Context: an optimization exercise on an open-source flow, tuned for a short achievable clock period and few clock cycles. The choices shown serve that exercise and are no tape-out recipe.
Only simulation tests tie the RTL to the original design; equivalence was not proved.
The series may have gaps, and a smaller design here may also do less where the tests do not look.
Power is estimated from default activity; no workload was simulated.

==> design.v <==
`timescale 1ns / 1ps
module pipeline (clk, reset, switchRun, SwitchSelector, reg_read_data_1,
                 imem_addr, imem_data, dmem_addr, dmem_wdata, dmem_we, dmem_rdata);
	input clk, reset;
	input switchRun;
	input [4:0] SwitchSelector;
	output reg [31:0] reg_read_data_1;
	output [4:0] imem_addr;
	input [31:0] imem_data;
	output [5:0] dmem_addr;
	output [31:0] dmem_wdata;
	output dmem_we;
	input [31:0] dmem_rdata;
	function [31:0] ks_add;
		input [31:0] a, b;
		input cin;
		reg [31:0] p, g, pp, gg, sh_p, sh_g;
		integer i, d;
		begin
			p = a ^ b;
			g = a & b;
			g[0] = g[0] | (p[0] & cin);
			gg = g; pp = p;
			for (d = 1; d < 32; d = d * 2) begin
				sh_g = gg << d;
				sh_p = (pp << d) | ((32'd1 << d) - 32'd1);
				gg = gg | (pp & sh_g);
				pp = pp & sh_p;
			end
			ks_add = p ^ {gg[30:0], cin};
		end
	endfunction
	function [7:0] ks_add8;
		input [7:0] a, b;
		reg [7:0] p, g, pp, gg, sh_p, sh_g;
		integer d;
		begin
			p = a ^ b;
			g = a & b;
			gg = g; pp = p;
			for (d = 1; d < 8; d = d * 2) begin
				sh_g = gg << d;
				sh_p = (pp << d) | ((8'd1 << d) - 8'd1);
				gg = gg | (pp & sh_g);
				pp = pp & sh_p;
			end
			ks_add8 = p ^ {gg[6:0], 1'b0};
		end
	endfunction
	wire run = switchRun;
	reg [4:0] pc;				 
	reg [1:0] bht [0:31];		 
	reg        x_we, x_sw, x_lw, x_beq, x_pred;
	reg [4:0]  x_rd, x_pc, x_alt;
	reg [31:0] x_a;				 
	reg [31:0] x_b;				 
	reg [31:0] x_s2;			 
	reg        x_add, x_sub, x_and, x_or, x_slt;
	reg        x_fwa;
	reg [5:0]  x_ad_rf, x_ad_fw;	 
	reg        w_we;
	reg [4:0]  w_rd;
	reg [31:0] w;
	reg [31:0] rf [1:31];
	reg [31:0] zf;				 
	wire [31:0] sum = ks_add(x_a, x_s2, 1'b0);
	wire [31:0] diff = ks_add(x_a, ~x_b, 1'b1);
	wire [31:0] alu = ({32{x_add}} & sum) | ({32{x_sub}} & diff) |
	                  ({32{x_and}} & (x_a & x_s2)) | ({32{x_or}} & (x_a | x_b)) |
	                  {31'b0, x_slt & diff[31]};
	wire [31:0] result = x_lw ? dmem_rdata : alu;
	assign dmem_addr = x_fwa ? x_ad_fw : x_ad_rf;
	assign dmem_wdata = x_b;
	assign dmem_we = x_sw & run;
	wire x_eq = (x_a == x_b);
	wire x_mis = x_beq & (x_eq != x_pred);
	wire [31:0] axb = x_a ^ x_s2;
	wire [31:0] aob = x_a | x_s2;
	wire z_add = (axb == {aob[30:0], 1'b0});
	wire x_fz = x_lw ? (dmem_rdata == 32'd0) :
	            ((x_add & z_add) | (x_sub & x_eq) | (x_and & ((x_a & x_s2) == 32'd0)) |
	             (x_or & ((x_a | x_b) == 32'd0)));
	wire x_zslt = ~diff[31];
	wire [31:0] ins = imem_data;
	assign imem_addr = pc;
	wire [5:0] op = ins[31:26];
	wire [4:0] rs = ins[25:21];
	wire [4:0] rt = ins[20:16];
	wire [4:0] rdf = ins[15:11];
	wire [3:0] fn = ins[3:0];
	wire [31:0] imm = {{16{ins[15]}}, ins[15:0]};
	wire f_r    = (op == 6'b000000);
	wire f_addi = (op == 6'b001000);
	wire f_andi = (op == 6'b001100);
	wire f_lw   = (op == 6'b100011);
	wire f_sw   = (op == 6'b101011);
	wire f_beq  = (op == 6'b000100);
	wire f_j    = (op == 6'b000010);
	wire f_same = (rs == rt);
	wire [4:0] pc1 = pc + 5'd1;
	wire [4:0] f_target = pc1 + ins[4:0];
	wire f_zt = (rt == 5'd0) | (rs == 5'd0);
	wire [4:0] f_zr = (rt == 5'd0) ? rs : rt;
	wire f_depx = x_we & (x_rd == f_zr);
	wire f_zok = f_zt & ~(f_depx & x_slt);
	wire f_zv = f_depx ? x_fz : zf[f_zr];
	wire f_taken = f_beq & (f_same | (f_zok ? f_zv : bht[pc][1]));
	wire [4:0] f_next = f_j ? ins[4:0] : (f_taken ? f_target : pc1);
	wire [4:0] pc_next = x_mis ? x_alt : f_next;
	wire [4:0] f_dst = f_r ? rdf : ((f_addi | f_andi | f_lw) ? rt : 5'd0);
	wire f_we = (f_dst != 5'd0);
	wire [31:0] rfa = (rs == 5'd0) ? 32'd0 : rf[rs];
	wire [31:0] rfb = (rt == 5'd0) ? 32'd0 : rf[rt];
	wire [31:0] f_a = (w_we && w_rd == rs) ? w : rfa;
	wire [31:0] f_b = (w_we && w_rd == rt) ? w : rfb;
	wire f_fwa = x_we && (x_rd == rs);
	wire f_fwb = x_we && (x_rd == rt);
	wire [7:0] ad_rf = ks_add8(f_a[7:0], ins[7:0]);
	wire [7:0] ad_fw = ks_add8(result[7:0], ins[7:0]);
	wire r_add = f_r & (fn == 4'b0000);
	wire r_sub = f_r & (fn == 4'b0010);
	wire r_or  = f_r & (fn == 4'b0101);
	wire r_slt = f_r & (fn == 4'b1010);
	wire r_and = f_r & ~(fn == 4'b0000 | fn == 4'b0010 | fn == 4'b0101 | fn == 4'b1010);
	integer k;
	always @(posedge clk or posedge reset) begin
		if (reset) begin
			pc <= 5'd0;
			for (k = 0; k < 32; k = k + 1) bht[k] <= 2'b01;
			x_we <= 1'b0; x_sw <= 1'b0; x_beq <= 1'b0;
			w_we <= 1'b0;
		end else if (run) begin
			pc <= pc_next;
			if (x_beq) begin
				if (x_eq) bht[x_pc] <= (bht[x_pc] == 2'b11) ? 2'b11 : bht[x_pc] + 2'b01;
				else bht[x_pc] <= (bht[x_pc] == 2'b00) ? 2'b00 : bht[x_pc] - 2'b01;
			end
			x_we <= f_we & ~x_mis;
			x_sw <= f_sw & ~x_mis;
			x_beq <= f_beq & ~f_same & ~f_zok & ~x_mis;
			w_we <= x_we;
		end
	end
	always @(posedge clk) begin
		if (run) begin
			x_rd <= f_dst;
			x_pc <= pc;
			x_pred <= f_taken;
			x_alt <= f_taken ? pc1 : f_target;
			x_lw <= f_lw;
			x_a <= f_fwa ? result : f_a;
			x_b <= f_fwb ? result : f_b;
			x_s2 <= f_r ? (f_fwb ? result : f_b) : imm;
			x_fwa <= f_fwa;
			x_ad_rf <= ad_rf[7:2];
			x_ad_fw <= ad_fw[7:2];
			x_add <= r_add | f_addi | f_lw | f_sw;
			x_sub <= r_sub;
			x_and <= r_and | f_andi;
			x_or <= r_or;
			x_slt <= r_slt;
			w_rd <= x_rd;
			w <= result;
		end
	end
	always @(posedge clk or posedge reset) begin
		if (reset) begin
			for (k = 1; k < 32; k = k + 1) rf[k] <= 32'd0;
		end else if (run && w_we) begin
			rf[w_rd] <= w;
		end
	end
	always @(posedge clk or posedge reset) begin
		if (reset) zf <= 32'hFFFFFFFF;
		else if (run && x_we) zf[x_rd] <= x_slt ? x_zslt : x_fz;
	end
	wire [31:0] rfs = (SwitchSelector == 5'd0) ? 32'd0 : rf[SwitchSelector];
	always @(posedge clk or posedge reset) begin
		if (reset) reg_read_data_1 <= 32'd0;
		else reg_read_data_1 <= (w_we && w_rd == SwitchSelector) ? w : rfs;
	end
endmodule
==> run.sh <==
#!/bin/bash
# synth_recipe.tcl (not shown) runs the flow's synth.tcl, then flattens the netlist and writes it again
# the make line also repeats each setting of config.mk as NAME=value (left out here)
make -C /OpenROAD-flow-scripts/flow DESIGN_CONFIG=/design/flow/config.mk WORK_HOME=/design/flow/orfs CLKGATE_MAP_FILE= SYNTH_SCRIPT=/design/flow/synth_recipe.tcl finish
==> config.mk <==
export PLATFORM = sky130hd
export DESIGN_NAME = pipeline
export DESIGN_NICKNAME = pipeline
export VERILOG_FILES = /design/flow/design.v
export SDC_FILE = /design/flow/constraint.sdc
export NUM_CORES = 4
export LEC_CHECK = 0
export CAP_MARGIN = 20
export CORE_MARGIN = 2
export CORE_UTILIZATION = 40
export SETUP_SLACK_MARGIN = 4.6
export SLEW_MARGIN = 20
export TNS_END_PERCENT = 100
==> constraint.sdc <==
create_clock -name core_clock -period 9.0 [get_ports {clk}]
set_input_delay 1.8000 -clock core_clock [delete_from_list [all_inputs] [get_ports {clk}]]
set_output_delay 1.8000 -clock core_clock [all_outputs]
set_load 0.01 [all_outputs]
Run 1, cell placement:
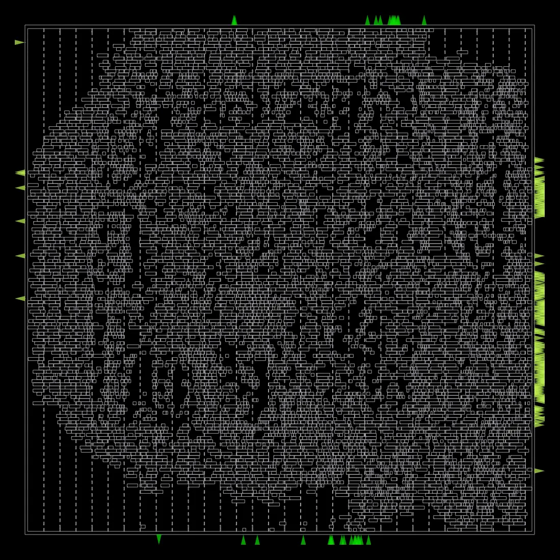
tapcell count: 2495
sequential cell area share: 37.3%
Final Core Density: 47.7%
Core Area: 188000 um^2

Run 1, ports around the boundary:
(1 px per um) Pins as bars across the die edge, other pins in gray.
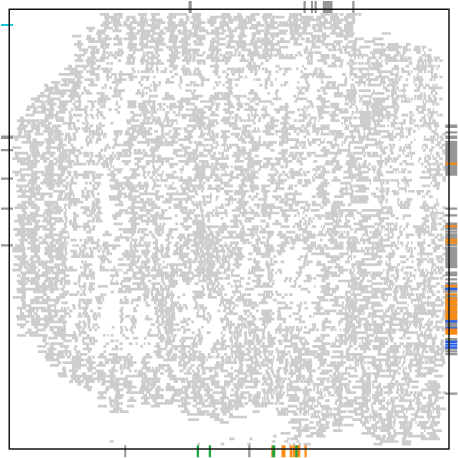
legend:
  `clk`:
    color: cyan
    pins: 1
    direction: input
    edge: left
  `dmem_addr`:
    color: blue
    pins: 6
    direction: output
    edge: right
  `SwitchSelector`:
    color: green
    pins: 5
    direction: input
    edge: bottom
  `imem_data`:
    color: orange
    pins: 32
    direction: input
    edge: 23 right, 9 bottom
all pins by edge: 112 right, 16 bottom, 13 top, 7 left
I/O Buffers: 147
die height: 438 um
die width: 438 um

Run 1, clock distribution:
(1 px per um)
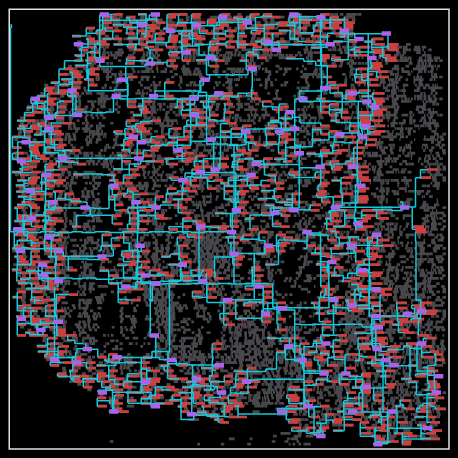
legend:
  clock-net drivers:
    color: purple
    count: 148
  clock wires:
    color: cyan
    length: 18500 um
  flip-flops:
    color: red
    count: 1297
routed clock nets: 149
flops lie: spread over the die
clk latency of the worst-skew pair: 850 ps
clock network fraction of design power: 38.3%
clock network power: 0.00636 W

==> results.ini, run 1 <==
[clock_network]
clock-root-buffer = clkbuf_16
clock_sinks = 1297
cts_hold_buf = 0
cts_buffer_depth = 3
cts_tree = yes
cts_made_buffers = 148
htreeDepth = 4
clk_pin_slew_ps = 60

[worst_setup_path]
cp-start-kind = input port
cpMaxStageDelayCell = nor3_1
required_ps = 9530
critPathKind = in2reg
slowest_delay_ps = 930
worstPathCellList = buf_12 > buf_12 > nand2b_4 > nor3_4 > buf_4 > buf_8 > a22o_1 > a221oi_1 > nand4_1 > nor3_1 > nor2_1 > a21oi_1 > o21ai_0
critPathArrivalTime_ps = 5260
crit_fanout = 21
cp_top_family = simple AND/OR/NAND/NOR gates
path_buf_inv = 4
crit_top_cell = buf_12
cp-end-kind = flop

[logic_synthesis]
synth_cell_types = 86
synth_area_leaders = dfrtp_1 (35%), mux2_2 (16%), a22oi_1 (8.1%)
synth_top_area_share_pct = 35.3
yosysSeqAreaShare_pct = 44.2
yosys.area.top_type = dfrtp_1
synthFlopType = dfrtp_1
syn_area_um2 = 75400
synth-edff-count = 168
synth.avg_cell_area_um2 = 10.6
synthCells = 7107
synth_warnings = 3
ys_ff_latch = 1297
synth_fp_nets = 7333
async_reset_ff_share_pct = 87.0

[drt]
drt_first_pass_iters = 17
wl_per_cell_um = 46.8
totalWireLength_um = 462000
vias = 76900
viasPerCell = 7.79
ant_nets = 0
drcViolationCount = 0
initialDrtViolationCount = 16900

[floorplanning]
dieArea_um2 = 192000
placementRows = 159
floorplan.initialDensity_pct = 40.2
pin_count = 148

[timing]
relSlewSlack_pct = 12.0
grt_setup_unrepaired = yes
tightestPinTransition_ps = 1320
period_share_pct = 52.5
drv_slew = 0
finalHoldViolCount = 0
finalSetupViolations = 0
max_freq_ghz = 0.212

[layout]
instances_no_fill = 9879
finish.instance_area_um2 = 89400
layout-drive-gt1-share_pct = 29.7
layout.nets = 7458
final_cell_mix = mux2_2 (1103), dfrtp_1 (1065), a22oi_1 (806)
area_growth_pct = 18.5
layout_commonest_cell = mux2_2

[pwr]
vdd.ir_drop.worst_mv = 0.212
total_leakage_power_nw = 38.2
total_power_w = 0.0166
powerDensity_nw_per_um2 = 186

[placed_design]
dpl_cell_area_um2 = 80900
gp_congestion = 1.08
dp_cells = 9380
dp_hpwl_um = 283000
place_ws_ps = 1890

[grt]
grt_max_degree = 192
grt_pass1_vias = 71500
grt_usage_pct = 46.7
grt_first_pass_wirelength_um = 621000
overflow = 0

[hold_path]
hold_class = reg2reg

[outcome]
status = finished clean

Testbench counts for the RTL of run 1, summed over its fixed seeds: cycles 276,872.
run 1: worst register-to-register path: stages (launching register included):
cell and delay, ps:
edfxtp_1 390, inv_1 80, ha_1 380, xor2_1 610
nand4_1 360, nor4_1 790, a2111oi_0 170, o21a_1 450
nand3_1 270, nand4_4 210, buf_4 260, mux2i_1 120
o31ai_1 230
run 1: cells by family (layout without fill, tap and decap cells):
group | after synthesis | in the layout | share of synthesized area [%]
flops | 1297 | 1297 | 44.2
compound gates | 2154 | 2154 | 21.2
xor+xnor | 125 | 125 | 1.45
other cells | 0 | 36 | 0
fa+ha+maj | 156 | 156 | 2.61
buf+inv | 830 | 1070 | 4.20
mux | 1143 | 1143 | 17.0
simple gates | 1402 | 1403 | 9.26
run 1: cell usage after synthesis (all sizes together), types with 119 or more instances:
| library cell | number |
|---|---|
| a221oi | 241 |
| nor2 | 287 |
| nand3 | 133 |
| inv | 191 |
| nor3 | 124 |
| a21oi | 273 |
| o21ai | 178 |
| edfxtp | 168 |
| mux2 | 1104 |
| a22oi | 809 |
| nand4 | 226 |
| nand2 | 369 |
| buf | 119 |
| clkbuf | 518 |
| dfrtp | 1065 |
| ha | 151 |
| a22o | 244 |
run 1: cell type report:
| type | instances | area (um^2) |
|---|---|---|
| Antenna cell | 36 | 90.1 |
| Clock buffer | 195 | 4050 |
| Clock inverter | 71 | 888 |
| Fill cell | 17100 | 98200 |
| Inverter | 193 | 739 |
| Multi-Input combinational cell | 4981 | 40900 |
| Sequential cell | 1297 | 33400 |
| Tap cell | 2495 | 3120 |
| Timing Repair Buffer | 611 | 6210 |
run 1: flip-flops by register name, summed over array words and instances, names as in the netlist, 32 cells and up:
name and flops:
bht 64, w 32, reg_read_data_1 32, x_s2 32, x_b 32, zf 32
x_a 32, rf 992
run 1: stage by stage:
| stage | utilization [%] | TNS, ps |
|---|---|---|
| 2_1_floorplan | - | -9119140 |
| 3_3_place_gp | 43.0 | 0 |
| 3_5_place_dp | 43.1 | 0 |
| 4_1_cts | 47.1 | 0 |
| 5_1_grt | 47.6 | 0 |
| 6_report | 47.7 | 0 |
run 1: routing by layer:
layer  GRT usage, %  routed length [um]  vias to the layer above
li1               -                   -                    28000
met1           55.5              162000                    37800
met2           62.3              178000                     8001
met3           25.4               73500                     3038
met4           35.3               47400                       50
met5           3.40                1630                        -
run 1: path summary, 6_finish.rpt:
path | from | slack [ps] | endpoint | depth (start not counted)
max in group asynchronous | reset | 5530 | rf[17][13] | 5
min in group asynchronous | reset | 1290 | rf[6][7] | 2
min | zf[30] | 500 | zf[30] | 2
max | imem_data[21] | 4270 | x_a[29] | 13
min reg2reg | zf[30] | 500 | zf[30] | 2
max reg2reg | x_a[2] | 4600 | pc[0] | 12
run 1: timing repair:
item                                    in CTS  in global routing
pin swaps                                   79                 35
setup buffers                              158                 22
cloned                                       6                  1
endpoints found under the setup margin     248                 97
resized for setup                          290                119
run 1: report_power, final:
part	total (W)	switching (W)	internal, W
logic	0.00283	0.00176	0.00108
registers	0.00740	0.000895	0.00650
clock network	0.00636	0.00273	0.00363
total	0.0166	0.00539	0.0112
--- run 2 (changed files replaced; the others as in run 1) ---
==> design.v <==
`timescale 1ns / 1ps
module pipeline (clk, reset, switchRun, SwitchSelector, reg_read_data_1,
                 imem_addr, imem_data, dmem_addr, dmem_wdata, dmem_we, dmem_rdata);
	input clk, reset;
	input switchRun;
	input [4:0] SwitchSelector;
	output reg [31:0] reg_read_data_1;
	output [4:0] imem_addr;
	input [31:0] imem_data;
	output [5:0] dmem_addr;
	output [31:0] dmem_wdata;
	output dmem_we;
	input [31:0] dmem_rdata;
	function [31:0] ks_add;
		input [31:0] a, b;
		input cin;
		reg [31:0] p, g, pp, gg, sh_p, sh_g;
		integer d;
		begin
			p = a ^ b;
			g = a & b;
			g[0] = g[0] | (p[0] & cin);
			gg = g; pp = p;
			for (d = 1; d < 32; d = d * 2) begin
				sh_g = gg << d;
				sh_p = (pp << d) | ((32'd1 << d) - 32'd1);
				gg = gg | (pp & sh_g);
				pp = pp & sh_p;
			end
			ks_add = p ^ {gg[30:0], cin};
		end
	endfunction
	function [1:0] ctr;
		input [1:0] c;
		input t;
		begin
			if (t) ctr = (c == 2'b11) ? 2'b11 : c + 2'b01;
			else ctr = (c == 2'b00) ? 2'b00 : c - 2'b01;
		end
	endfunction
	wire run = switchRun;
	integer k;
	reg [4:0]  pc, pcn;				 
	reg [1:0]  bht [0:31];
	reg [31:0] ic [0:31];			 
	reg [31:0] icv;					 
	reg [31:0] pd_mem, pd_beq, pd_j, pd_same;
	reg [4:0]  pd_dst [0:31];
	reg [4:0]  pd_tb [0:31];		 
	reg [4:0]  pd_tbn [0:31];		 
	reg [4:0]  pd_jtn [0:31];		 
	reg [4:0]  pd_jt [0:31];		 
	reg [31:0] pd_pv, pd_pair, pd_swp, pd_fz;
	reg        prev_v, prev2_v;		 
	reg [4:0]  prev_pc, prev2_pc;
	reg [31:0] prev_w, prev2_w;
	reg        u0v, u1v, u2v, u3v, u0t, u1t, u2t, u3t;
	reg [4:0]  u0pc, u1pc, u2pc, u3pc;
	reg        r_v0, r_v1;			 
	reg [31:0] r_i0, r_i1;
	reg [4:0]  r_pc;				 
	reg        r_fuse;				 
	reg [3:0]  r_sa0, r_sb0, r_sa1, r_sb1;
	reg [31:0] r_oa0, r_ob0, r_oa1, r_ob1;
	reg        r_p0, r_p1;			 
	reg        x_we, x_sw, x_lw, x_beq, x_pred;
	reg [4:0]  x_rd, x_pc, x_alt, x_altn;
	reg [31:0] x_a, x_b, x_s2;
	reg [7:0]  x_ap, x_ag;			 
	reg        x_add, x_sub, x_and, x_or, x_slt;
	reg        y_we, y_beq, y_pred;
	reg [4:0]  y_rd, y_pc, y_alt, y_altn;
	reg [31:0] y_a, y_b, y_s2;
	reg        y_add, y_sub, y_and, y_or, y_slt;
	reg        w_we, v_we;
	reg [4:0]  w_rd, v_rd;
	reg [31:0] w, v;
	reg [31:0] rf [1:31];
	reg [31:0] zf;					 
	wire [31:0] sum0 = ks_add(x_a, x_s2, 1'b0);
	wire [31:0] diff0 = ks_add(x_a, ~x_b, 1'b1);
	wire [31:0] alu0 = ({32{x_add}} & sum0) | ({32{x_sub}} & diff0) |
	                   ({32{x_and}} & (x_a & x_s2)) | ({32{x_or}} & (x_a | x_b)) |
	                   {31'b0, x_slt & diff0[31]};
	wire [31:0] res0 = x_lw ? dmem_rdata : alu0;
	function [7:0] pg_add8;
		input [7:0] p, g;
		reg [7:0] pp, gg, sh_p, sh_g;
		integer d;
		begin
			gg = g; pp = p;
			for (d = 1; d < 8; d = d * 2) begin
				sh_g = gg << d;
				sh_p = (pp << d) | ((8'd1 << d) - 8'd1);
				gg = gg | (pp & sh_g);
				pp = pp & sh_p;
			end
			pg_add8 = p ^ {gg[6:0], 1'b0};
		end
	endfunction
	wire [7:0] maddr = pg_add8(x_ap, x_ag);
	assign dmem_addr = maddr[7:2];
	assign dmem_wdata = x_b;
	assign dmem_we = x_sw & run;
	wire x_eq = (x_a == x_b);
	wire x_mis = x_beq & (x_eq != x_pred);
	wire [31:0] axb0 = x_a ^ x_s2;
	wire [31:0] aob0 = x_a | x_s2;
	wire z_add0 = (axb0 == {aob0[30:0], 1'b0});
	wire fz0 = (x_add & z_add0) | (x_sub & x_eq) | (x_and & ((x_a & x_s2) == 32'd0)) |
	           (x_or & ((x_a | x_b) == 32'd0));
	wire zf0 = x_lw ? (dmem_rdata == 32'd0) : (x_slt ? ~diff0[31] : fz0);
	wire [31:0] sum1 = ks_add(y_a, y_s2, 1'b0);
	wire [31:0] diff1 = ks_add(y_a, ~y_b, 1'b1);
	wire [31:0] res1 = ({32{y_add}} & sum1) | ({32{y_sub}} & diff1) |
	                   ({32{y_and}} & (y_a & y_s2)) | ({32{y_or}} & (y_a | y_b)) |
	                   {31'b0, y_slt & diff1[31]};
	wire y_eq = (y_a == y_b);
	wire [31:0] axb1 = y_a ^ y_s2;
	wire [31:0] aob1 = y_a | y_s2;
	wire z_add1 = (axb1 == {aob1[30:0], 1'b0});
	wire fz1 = (y_add & z_add1) | (y_sub & y_eq) | (y_and & ((y_a & y_s2) == 32'd0)) |
	           (y_or & ((y_a | y_b) == 32'd0));
	wire zf1 = y_slt ? ~diff1[31] : fz1;
	wire y_wev = y_we & ~x_mis;		 
	wire y_mis = y_beq & (y_eq != y_pred) & ~x_mis;
	wire xkill = x_mis | y_mis;		 
	wire [5:0] op0 = r_i0[31:26];
	wire [4:0] rs0 = r_i0[25:21];
	wire [4:0] rt0 = r_i0[20:16];
	wire [3:0] fn0 = r_i0[3:0];
	wire d_r0    = (op0 == 6'b000000);
	wire d_addi0 = (op0 == 6'b001000);
	wire d_andi0 = (op0 == 6'b001100);
	wire d_lw0   = (op0 == 6'b100011);
	wire d_sw0   = (op0 == 6'b101011);
	wire d_beq0  = (op0 == 6'b000100);
	wire [4:0] dst0 = d_r0 ? r_i0[15:11] : ((d_addi0 | d_andi0 | d_lw0) ? rt0 : 5'd0);
	wire [5:0] op1 = r_i1[31:26];
	wire [4:0] rs1 = r_i1[25:21];
	wire [4:0] rt1 = r_i1[20:16];
	wire [3:0] fn1 = r_i1[3:0];
	wire d_r1    = (op1 == 6'b000000);
	wire d_addi1 = (op1 == 6'b001000);
	wire d_andi1 = (op1 == 6'b001100);
	wire d_beq1  = (op1 == 6'b000100);
	wire [4:0] dst1 = d_r1 ? r_i1[15:11] : ((d_addi1 | d_andi1) ? rt1 : 5'd0);
	function zres;				 
		input [4:0] rs, rt;
		reg [4:0] r;
		reg d1, d0;
		begin
			r = (rt == 5'd0) ? rs : rt;
			d1 = y_we & (y_rd == r);
			d0 = x_we & (x_rd == r);
			zres = ((rt == 5'd0) | (rs == 5'd0)) & ~(d1 ? y_slt : (d0 & (x_slt | x_lw)));
		end
	endfunction
	function zval;				 
		input [4:0] rs, rt;
		reg [4:0] r;
		reg d1, d0;
		begin
			r = (rt == 5'd0) ? rs : rt;
			d1 = y_we & (y_rd == r);
			d0 = x_we & (x_rd == r);
			zval = d1 ? fz1 : (d0 ? fz0 : zf[r]);
		end
	endfunction
	wire same0 = (rs0 == rt0);
	wire same1 = (rs1 == rt1);
	wire zr0 = same0 | zres(rs0, rt0);
	wire zr1 = same1 | zres(rs1, rt1);
	wire zv0 = same0 | zval(rs0, rt0);
	wire zv1 = same1 | zval(rs1, rt1);
	wire [4:0] r_pc1 = r_pc + 5'd1;
	wire [4:0] r_pc2 = r_pc + 5'd2;
	wire [4:0] r_pc3 = r_pc + 5'd3;
	wire [4:0] tgt0 = r_pc1 + r_i0[4:0];
	wire [4:0] tgt1 = r_pc2 + r_i1[4:0];
	wire rmis0 = r_v0 & d_beq0 & zr0 & (zv0 != r_p0);
	wire rmis1 = r_v1 & d_beq1 & zr1 & (zv1 != r_p1) & ~rmis0;
	wire rkill = rmis0 | rmis1;		 
	wire [4:0] r_redir  = rmis0 ? (zv0 ? tgt0 : r_pc1) : (zv1 ? tgt1 : r_pc2);
	wire [4:0] r_redirn = rmis0 ? (zv0 ? (tgt0 + 5'd1) : r_pc2) : (zv1 ? (tgt1 + 5'd1) : r_pc3);
	wire iss1 = r_v1 & ~rmis0;
	function [31:0] rdreg;
		input [4:0] r;
		begin
			if (v_we && v_rd == r) rdreg = v;
			else if (w_we && w_rd == r) rdreg = w;
			else if (r == 5'd0) rdreg = 32'd0;
			else rdreg = rf[r];
		end
	endfunction
	function [31:0] opnd;
		input [3:0] sel;
		input [31:0] oh;
		integer q;
		reg [31:0] acc;
		begin
			acc = ({32{sel[3]}} & res1) | ({32{sel[2]}} & res0) | ({32{sel[1]}} & v) |
			      ({32{sel[0]}} & w);
			for (q = 1; q < 32; q = q + 1) acc = acc | ({32{oh[q]}} & rf[q]);
			opnd = acc;
		end
	endfunction
	wire [31:0] b0 = opnd(r_sb0, r_ob0);
	wire [31:0] a1 = opnd(r_sa1, r_oa1);
	wire [31:0] b1 = opnd(r_sb1, r_ob1);
	wire [31:0] imm0 = {{16{r_i0[15]}}, r_i0[15:0]};
	wire [31:0] imm1 = {{16{r_i1[15]}}, r_i1[15:0]};
	wire [31:0] fm = r_fuse ? imm1 : 32'hFFFFFFFF;
	wire [31:0] xa_next = opnd(r_sa0, r_oa0) & fm;
	wire [31:0] s2_next = d_r0 ? b0 : imm0;
	wire ra_add0 = d_r0 & (fn0 == 4'b0000);
	wire ra_sub0 = d_r0 & (fn0 == 4'b0010);
	wire ra_or0  = d_r0 & (fn0 == 4'b0101);
	wire ra_slt0 = d_r0 & (fn0 == 4'b1010);
	wire ra_and0 = d_r0 & ~(fn0 == 4'b0000 | fn0 == 4'b0010 | fn0 == 4'b0101 | fn0 == 4'b1010);
	wire ra_add1 = d_r1 & (fn1 == 4'b0000);
	wire ra_sub1 = d_r1 & (fn1 == 4'b0010);
	wire ra_or1  = d_r1 & (fn1 == 4'b0101);
	wire ra_slt1 = d_r1 & (fn1 == 4'b1010);
	wire ra_and1 = d_r1 & ~(fn1 == 4'b0000 | fn1 == 4'b0010 | fn1 == 4'b0101 | fn1 == 4'b1010);
	wire [31:0] i0 = imem_data;
	wire [31:0] i1 = ic[pcn];
	assign imem_addr = pc;
	wire [5:0] fop0 = i0[31:26];
	wire [4:0] frs0 = i0[25:21];
	wire [4:0] frt0 = i0[20:16];
	wire [4:0] frd0 = i0[15:11];
	wire f_beq0 = (fop0 == 6'b000100);
	wire f_j0   = (fop0 == 6'b000010);
	wire f_r0d  = (fop0 == 6'b000000);
	wire f_iw0d = (fop0 == 6'b001000) | (fop0 == 6'b001100);
	wire [4:0] fdst0t = f_r0d ? frd0 : (f_iw0d ? frt0 : 5'd0);
	wire ft0u = f_beq0 & (frs0 == frt0);
	wire c0 = icv[pc];
	wire ft0c = pd_beq[pc] & (pd_same[pc] | bht[pc][1]);
	wire ft0 = c0 ? ft0c : ft0u;
	wire [4:0] frs1 = i1[25:21];
	wire [4:0] frt1 = i1[20:16];
	wire f_j1   = pd_j[pcn];
	wire ft1 = pd_beq[pcn] & (pd_same[pcn] | bht[pcn][1]);
	wire pair = pd_pv[pc] & pd_pair[pc] & ~ft0c;
	wire swap = pd_pv[pc] & pd_swp[pc];
	wire fuse_ok = pd_fz[pc];
	wire [5:0] sop0 = prev2_w[31:26];
	wire [4:0] srs0 = prev2_w[25:21];
	wire [4:0] srt0 = prev2_w[20:16];
	wire [4:0] srd0 = prev2_w[15:11];
	wire [5:0] sop1 = prev_w[31:26];
	wire [4:0] srs1 = prev_w[25:21];
	wire [4:0] srt1 = prev_w[20:16];
	wire [4:0] sdst1 = (sop1 == 6'b000000) ? prev_w[15:11] :
	                   (((sop1 == 6'b001000) | (sop1 == 6'b001100)) ? srt1 : 5'd0);
	wire s_r0   = (sop0 == 6'b000000);
	wire s_itw0 = (sop0 == 6'b001000) | (sop0 == 6'b001100) | (sop0 == 6'b100011);
	wire s_mem0 = (sop0 == 6'b100011) | (sop0 == 6'b101011);
	wire s_beq0 = (sop0 == 6'b000100);
	wire s_j0   = (sop0 == 6'b000010);
	wire s_andi0 = (sop0 == 6'b001100);
	wire s_mem1 = (sop1 == 6'b100011) | (sop1 == 6'b101011);
	wire raw_rd = (srd0 != 5'd0) & ((srd0 == srs1) | (srd0 == srt1) | (srd0 == sdst1));
	wire raw_rt = (srt0 != 5'd0) & ((srt0 == srs1) | (srt0 == srt1) | (srt0 == sdst1));
	wire s_raw = (s_r0 & raw_rd) | (s_itw0 & raw_rt);
	wire s_fuse = s_andi0 & s_mem1 & (srt0 != 5'd0) & (srs1 == srt0) & (srt1 != srt0);
	wire s_pair = ~s_j0 & ~(s_beq0 & (srs0 == srt0)) & ~(s_mem1 & (s_mem0 | s_beq0)) &
	              (~s_raw | s_fuse);
	wire s_upd = prev2_v & (prev2_pc + 5'd1 == prev_pc);
	wire pv1 = r_v1 & (dst1 != 5'd0);
	wire pv0 = r_v0 & (dst0 != 5'd0);
	function [3:0] osel;
		input [4:0] r;
		reg f1, f0, bv, bw;
		begin
			f1 = pv1 & (dst1 == r);
			f0 = pv0 & (dst0 == r);
			bv = y_we & (y_rd == r);
			bw = x_we & (x_rd == r);
			osel = {f1, f0 & ~f1, bv & ~f0 & ~f1, bw & ~bv & ~f0 & ~f1};
		end
	endfunction
	function [31:0] ohot;
		input [4:0] r;
		input [3:0] sel;
		begin
			ohot = (sel == 4'd0) ? ((32'd1 << r) & 32'hFFFFFFFE) : 32'd0;
		end
	endfunction
	wire [3:0] q_s0 = osel(frs0), q_t0 = osel(frt0), q_s1 = osel(frs1), q_t1 = osel(frt1);
	wire [31:0] h_s0 = ohot(frs0, q_s0), h_t0 = ohot(frt0, q_t0);
	wire [31:0] h_s1 = ohot(frs1, q_s1), h_t1 = ohot(frt1, q_t1);
	wire sw_a = swap & ~fuse_ok;
	wire [4:0] pc2 = pc + 5'd2;
	wire [4:0] pc3 = pc + 5'd3;
	wire [4:0] ftg0 = pcn + i0[4:0];
	wire [4:0] ftg0n = pc2 + i0[4:0];
	wire [4:0] ftg1 = pd_tb[pcn];
	wire [4:0] ftg1n = pd_tbn[pcn];
	wire [4:0] p_next  = f_j1 ? pd_jt[pcn] : (ft1 ? ftg1 : pc2);
	wire [4:0] p_nextn = f_j1 ? pd_jtn[pcn] : (ft1 ? ftg1n : pc3);
	wire [4:0] f_next_c  = pd_j[pc] ? pd_jt[pc] : (ft0c ? pd_tb[pc] : (pair ? p_next : pcn));
	wire [4:0] f_next_cn = pd_j[pc] ? pd_jtn[pc] : (ft0c ? pd_tbn[pc] : (pair ? p_nextn : pc2));
	wire [4:0] f_next_u  = f_j0 ? i0[4:0] : (ft0u ? ftg0 : pcn);
	wire [4:0] f_next_un = f_j0 ? (i0[4:0] + 5'd1) : (ft0u ? ftg0n : pc2);
	wire [4:0] f_next  = c0 ? f_next_c : f_next_u;
	wire [4:0] f_nextn = c0 ? f_next_cn : f_next_un;
	wire ovr = x_mis | y_mis | rkill;
	wire [4:0] o_next  = x_mis ? x_alt : (y_mis ? y_alt : r_redir);
	wire [4:0] o_nextn = x_mis ? x_altn : (y_mis ? y_altn : r_redirn);
	wire [4:0] pc_next  = ovr ? o_next : f_next;
	wire [4:0] pcn_next = ovr ? o_nextn : f_nextn;
	always @(posedge clk or posedge reset) begin
		if (reset) begin
			pc <= 5'd0;
			pcn <= 5'd1;
			r_v0 <= 1'b0; r_v1 <= 1'b0;
			x_we <= 1'b0; x_sw <= 1'b0; x_beq <= 1'b0;
			y_we <= 1'b0; y_beq <= 1'b0;
			w_we <= 1'b0; v_we <= 1'b0;
		end else if (run) begin
			pc <= pc_next;
			pcn <= pcn_next;
			r_v0 <= ~xkill & ~rkill;
			r_v1 <= pair & ~xkill & ~rkill;
			x_we <= r_v0 & (dst0 != 5'd0) & ~xkill;
			x_sw <= r_v0 & d_sw0 & ~xkill;
			x_beq <= r_v0 & d_beq0 & ~zr0 & ~xkill;
			y_we <= iss1 & (dst1 != 5'd0) & ~xkill;
			y_beq <= iss1 & d_beq1 & ~zr1 & ~xkill;
			w_we <= x_we;
			v_we <= y_wev;
		end
	end
	always @(posedge clk or posedge reset) begin
		if (reset) begin
			u0v <= 1'b0; u1v <= 1'b0; u2v <= 1'b0; u3v <= 1'b0;
		end else begin
			u0v <= run & x_beq;
			u1v <= run & y_beq & ~x_mis;
			u2v <= run & r_v0 & d_beq0 & zr0 & ~xkill;
			u3v <= run & iss1 & d_beq1 & zr1 & ~xkill;
		end
	end
	always @(posedge clk) begin
		u0pc <= x_pc; u0t <= x_eq;
		u1pc <= y_pc; u1t <= y_eq;
		u2pc <= r_pc; u2t <= zv0;
		u3pc <= r_pc1; u3t <= zv1;
	end
	always @(posedge clk or posedge reset) begin
		if (reset) begin
			for (k = 0; k < 32; k = k + 1) bht[k] <= 2'b01;
		end else begin
			for (k = 0; k < 32; k = k + 1) begin
				if (u0v && u0pc == k) bht[k] <= ctr(bht[k], u0t);
				else if (u1v && u1pc == k) bht[k] <= ctr(bht[k], u1t);
				else if (u2v && u2pc == k) bht[k] <= ctr(bht[k], u2t);
				else if (u3v && u3pc == k) bht[k] <= ctr(bht[k], u3t);
			end
		end
	end
	always @(posedge clk or posedge reset) begin
		if (reset) begin
			icv <= 32'd0;
			pd_pv <= 32'd0;
			prev_v <= 1'b0;
			prev2_v <= 1'b0;
		end else begin
			icv[pc] <= 1'b1;
			prev_v <= 1'b1;
			prev2_v <= prev_v;
			if (s_upd) pd_pv[prev2_pc] <= 1'b1;
		end
	end
	always @(posedge clk) begin
		ic[pc] <= i0;
		pd_jt[pc] <= i0[4:0];
		prev_w <= i0;
		prev_pc <= pc;
		prev2_w <= prev_w;
		prev2_pc <= prev_pc;
		if (s_upd) begin
			pd_pair[prev2_pc] <= s_pair;
			pd_swp[prev2_pc] <= s_pair & s_mem1;
			pd_fz[prev2_pc] <= s_pair & s_fuse;
		end
		pd_mem[pc] <= (fop0 == 6'b100011) | (fop0 == 6'b101011);
		pd_beq[pc] <= f_beq0;
		pd_j[pc] <= f_j0;
		pd_same[pc] <= (frs0 == frt0);
		pd_dst[pc] <= fdst0t;
		pd_tb[pc] <= ftg0;
		pd_tbn[pc] <= ftg0n;
		pd_jtn[pc] <= i0[4:0] + 5'd1;
	end
	always @(posedge clk) begin
		if (run) begin
			r_i0 <= swap ? i1 : i0;
			r_i1 <= swap ? i0 : i1;
			r_fuse <= swap & fuse_ok;
			r_sa0 <= sw_a ? q_s1 : q_s0;
			r_oa0 <= sw_a ? h_s1 : h_s0;
			r_sb0 <= swap ? q_t1 : q_t0;
			r_ob0 <= swap ? h_t1 : h_t0;
			r_sa1 <= swap ? q_s0 : q_s1;
			r_oa1 <= swap ? h_s0 : h_s1;
			r_sb1 <= swap ? q_t0 : q_t1;
			r_ob1 <= swap ? h_t0 : h_t1;
			r_pc <= pc;
			r_p0 <= ft0;
			r_p1 <= ft1;
			x_rd <= dst0;
			x_pc <= r_pc;
			x_pred <= r_p0;
			x_alt <= r_p0 ? r_pc1 : tgt0;
			x_altn <= r_p0 ? r_pc2 : (tgt0 + 5'd1);
			x_lw <= d_lw0;
			x_a <= xa_next;
			x_b <= b0;
			x_s2 <= s2_next;
			x_ap <= xa_next[7:0] ^ s2_next[7:0];
			x_ag <= xa_next[7:0] & s2_next[7:0];
			x_add <= ra_add0 | d_addi0 | d_lw0 | d_sw0;
			x_sub <= ra_sub0;
			x_and <= ra_and0 | d_andi0;
			x_or <= ra_or0;
			x_slt <= ra_slt0;
			y_rd <= dst1;
			y_pc <= r_pc1;
			y_pred <= r_p1;
			y_alt <= r_p1 ? r_pc2 : tgt1;
			y_altn <= r_p1 ? r_pc3 : (tgt1 + 5'd1);
			y_a <= a1;
			y_b <= b1;
			y_s2 <= d_r1 ? b1 : imm1;
			y_add <= ra_add1 | d_addi1;
			y_sub <= ra_sub1;
			y_and <= ra_and1 | d_andi1;
			y_or <= ra_or1;
			y_slt <= ra_slt1;
			w_rd <= x_rd;
			w <= res0;
			v_rd <= y_rd;
			v <= res1;
		end
	end
	always @(posedge clk or posedge reset) begin
		if (reset) begin
			for (k = 1; k < 32; k = k + 1) rf[k] <= 32'd0;
		end else begin
			for (k = 1; k < 32; k = k + 1) begin
				if (v_we && v_rd == k) rf[k] <= v;
				else if (w_we && w_rd == k) rf[k] <= w;
			end
		end
	end
	always @(posedge clk or posedge reset) begin
		if (reset) zf <= 32'hFFFFFFFF;
		else begin
			for (k = 1; k < 32; k = k + 1) begin
				if (y_wev && y_rd == k) zf[k] <= zf1;
				else if (x_we && x_rd == k) zf[k] <= zf0;
			end
		end
	end
	reg [4:0] sel_q;
	always @(posedge clk or posedge reset) begin
		if (reset) begin
			sel_q <= 5'd0;
			reg_read_data_1 <= 32'd0;
		end else begin
			sel_q <= SwitchSelector;
			reg_read_data_1 <= rdreg(sel_q);
		end
	end
endmodule
==> config.mk <==
export PLATFORM = sky130hd
export DESIGN_NAME = pipeline
export DESIGN_NICKNAME = pipeline
export VERILOG_FILES = /design/flow/design.v
export SDC_FILE = /design/flow/constraint.sdc
export NUM_CORES = 4
export LEC_CHECK = 0
export CAP_MARGIN = 20
export CORE_MARGIN = 2
export CORE_UTILIZATION = 40
export MIN_ROUTING_LAYER = met2
export PLACE_DENSITY = 0.5
export SETUP_SLACK_MARGIN = 4.8
export SLEW_MARGIN = 20
export TNS_END_PERCENT = 100
==> run 2 against run 1 <==
  * The flow now stops in global routing
  * Synthesized cell count increased by 150%
  * Synthesized area rose to 2.6 times the previous value
==> results.ini, run 2 <==
[logic_synthesis]
ys_ff_latch = 3530
syn_area_um2 = 198000
yosys.area.top_type = edfxtp_1
yosysMostFrequentCell = edfxtp_1
synth_top_area_share_pct = 32.5
synth_fp_nets = 18000
yosysSeqAreaShare_pct = 49.5
synth_area_leaders = edfxtp_1 (32%), dfrtp_1 (14%), mux4_2 (8.4%)
synth.avg_cell_area_um2 = 11.2
synth-edff-count = 2145
async_reset_ff_share_pct = 34.4
synth_warnings = 35
synthCells = 17600
synth_common_cells = edfxtp_1 (2145), a22oi_1 (1815), nor2_1 (1371), clkbuf_1 (1242), mux2i_1 (1210)
synth_cell_types = 105
synthFlopType = edfxtp_1

[floorplanning]
pin_count = 148
die_h_um = 708
placementRows = 258
dieWidth_um = 708
floorplan.initialDensity_pct = 40.2

[clock_network]
cts_made_buffers = 402
htreeDepth = 5
clock_sinks = 3530
cts_buffer_depth = 4
clock-root-buffer = clkbuf_16
cts_hold_buf = 0

[outcome]
error = [ERROR GRT-0116] Global routing finished with congestion. Check the congestion regions in the DRC Viewer.
status = did not finish
stop_stage = global routing

[grt]
grt_pass1_vias = 283000
grt_usage_pct = 92.9
grt_max_degree = 133
grt_first_pass_wirelength_um = 2160000
overflow = 11700

[placed_design]
gp_congestion = 1.30
portBuffers = 147
dp_cells = 23500
dp_hpwl_um = 832000

Testbench counts for the RTL of run 2, summed over its fixed seeds: cycles 204,325.
## run 2: cell types whose count changed after synthesis, moves of 738 or more
cell      change
edfxtp_1   +1977
mux2i_1    +1172
nor2_1     +1084
a22oi_1    +1006
mux2_2     -1006
a21oi_1     +853
mux4_2      +743
nand2_1     +738
## run 2: kinds of logic after synthesis
logic type      share of synthesized area [%]
flops                                    49.5
fa+ha+maj                                1.93
compound gates                           18.3
xor+xnor                                 1.65
other cells                           0.00189
buf+inv                                  3.80
mux                                      15.1
simple gates                             9.67
## run 2: worst max path at each step
| stage | cells past startpoint | slack [ps] | startpoint | endpoint |
|---|---|---|---|---|
| 3_3_place_gp | 14 | 3140 | imem_data[0] | pcn[4] |
| 3_5_place_dp | 15 | 3170 | y_a[24] | pc[3] |
| 2_1_floorplan | 1 | -9510 | reset | bht[0][1] |
| 4_1_cts | 9 | 4250 | x_ag[0] | dmem_addr[5] |
## run 2: stage by stage
step / cell area, um^2 / setup WS [ps] / hold slack, ps
2_1_floorplan: 198000 / -9510 / 323
3_5_place_dp: 210000 / 3170 / 329
4_1_cts: 229000 / 4250 / 292
3_3_place_gp: 210000 / 3140 / 325
## run 2: per-layer routing
| metal | GRT overflow | GRT usage, % |
|---|---|---|
| met1 | - | - |
| met2 | 2709 | 93.6 |
| met3 | 6546 | 101 |
| met4 | 1564 | 80.1 |
| met5 | 844 | 86.5 |
## run 2: power by group through the flow
stage / clock network (W) / logic (W) / registers [W]
after floorplan: 0 / 0.0219 / 0.0252
after global placement: 0 / 0.0379 / 0.0290
after detailed placement: 0 / 0.0379 / 0.0288
after CTS: 0.0177 / 0.0406 / 0.0284
## run 2: what timing repair did
action,in CTS
setup endpoints to repair,702
gates cloned,24
hold endpoints to repair,0
pin swaps,102
setup buffers,201
gates resized for setup,454

## port drivers added, routing unchanged
In the flow no input, the clock included, has a driving cell. The finished layout below was timed again as built, in two steps. Step 1 (the two cells are an assumption about what drives the block):
set clk [get_ports {clk}]
set_driving_cell -lib_cell sky130_fd_sc_hd__clkbuf_16 $clk
set_driving_cell -lib_cell sky130_fd_sc_hd__buf_2 [delete_from_list [all_inputs] $clk]
Step 2 times the ports against the registers' clock, not the clock port: input delays grow and output delays shrink by t, the midpoint of the rising clock arrivals with the driver on. a / b / c = ideal ports / drivers / drivers and shift; a / b = the first two.
run: run 1
shift t [ns]: 0.912
setup WS [ns]: 4.274 / 4.303 / 3.391
worst setup path after step 2: input to register
worst register clock-pin slew, ns: 0.08 / 0.08
worst data-port slew with drivers (ns): 0.17
After both steps run 1 still meets setup and hold. For run 1, drivers alone change the setup slack by +0.029 ns; drivers and shift together by -0.883 ns.
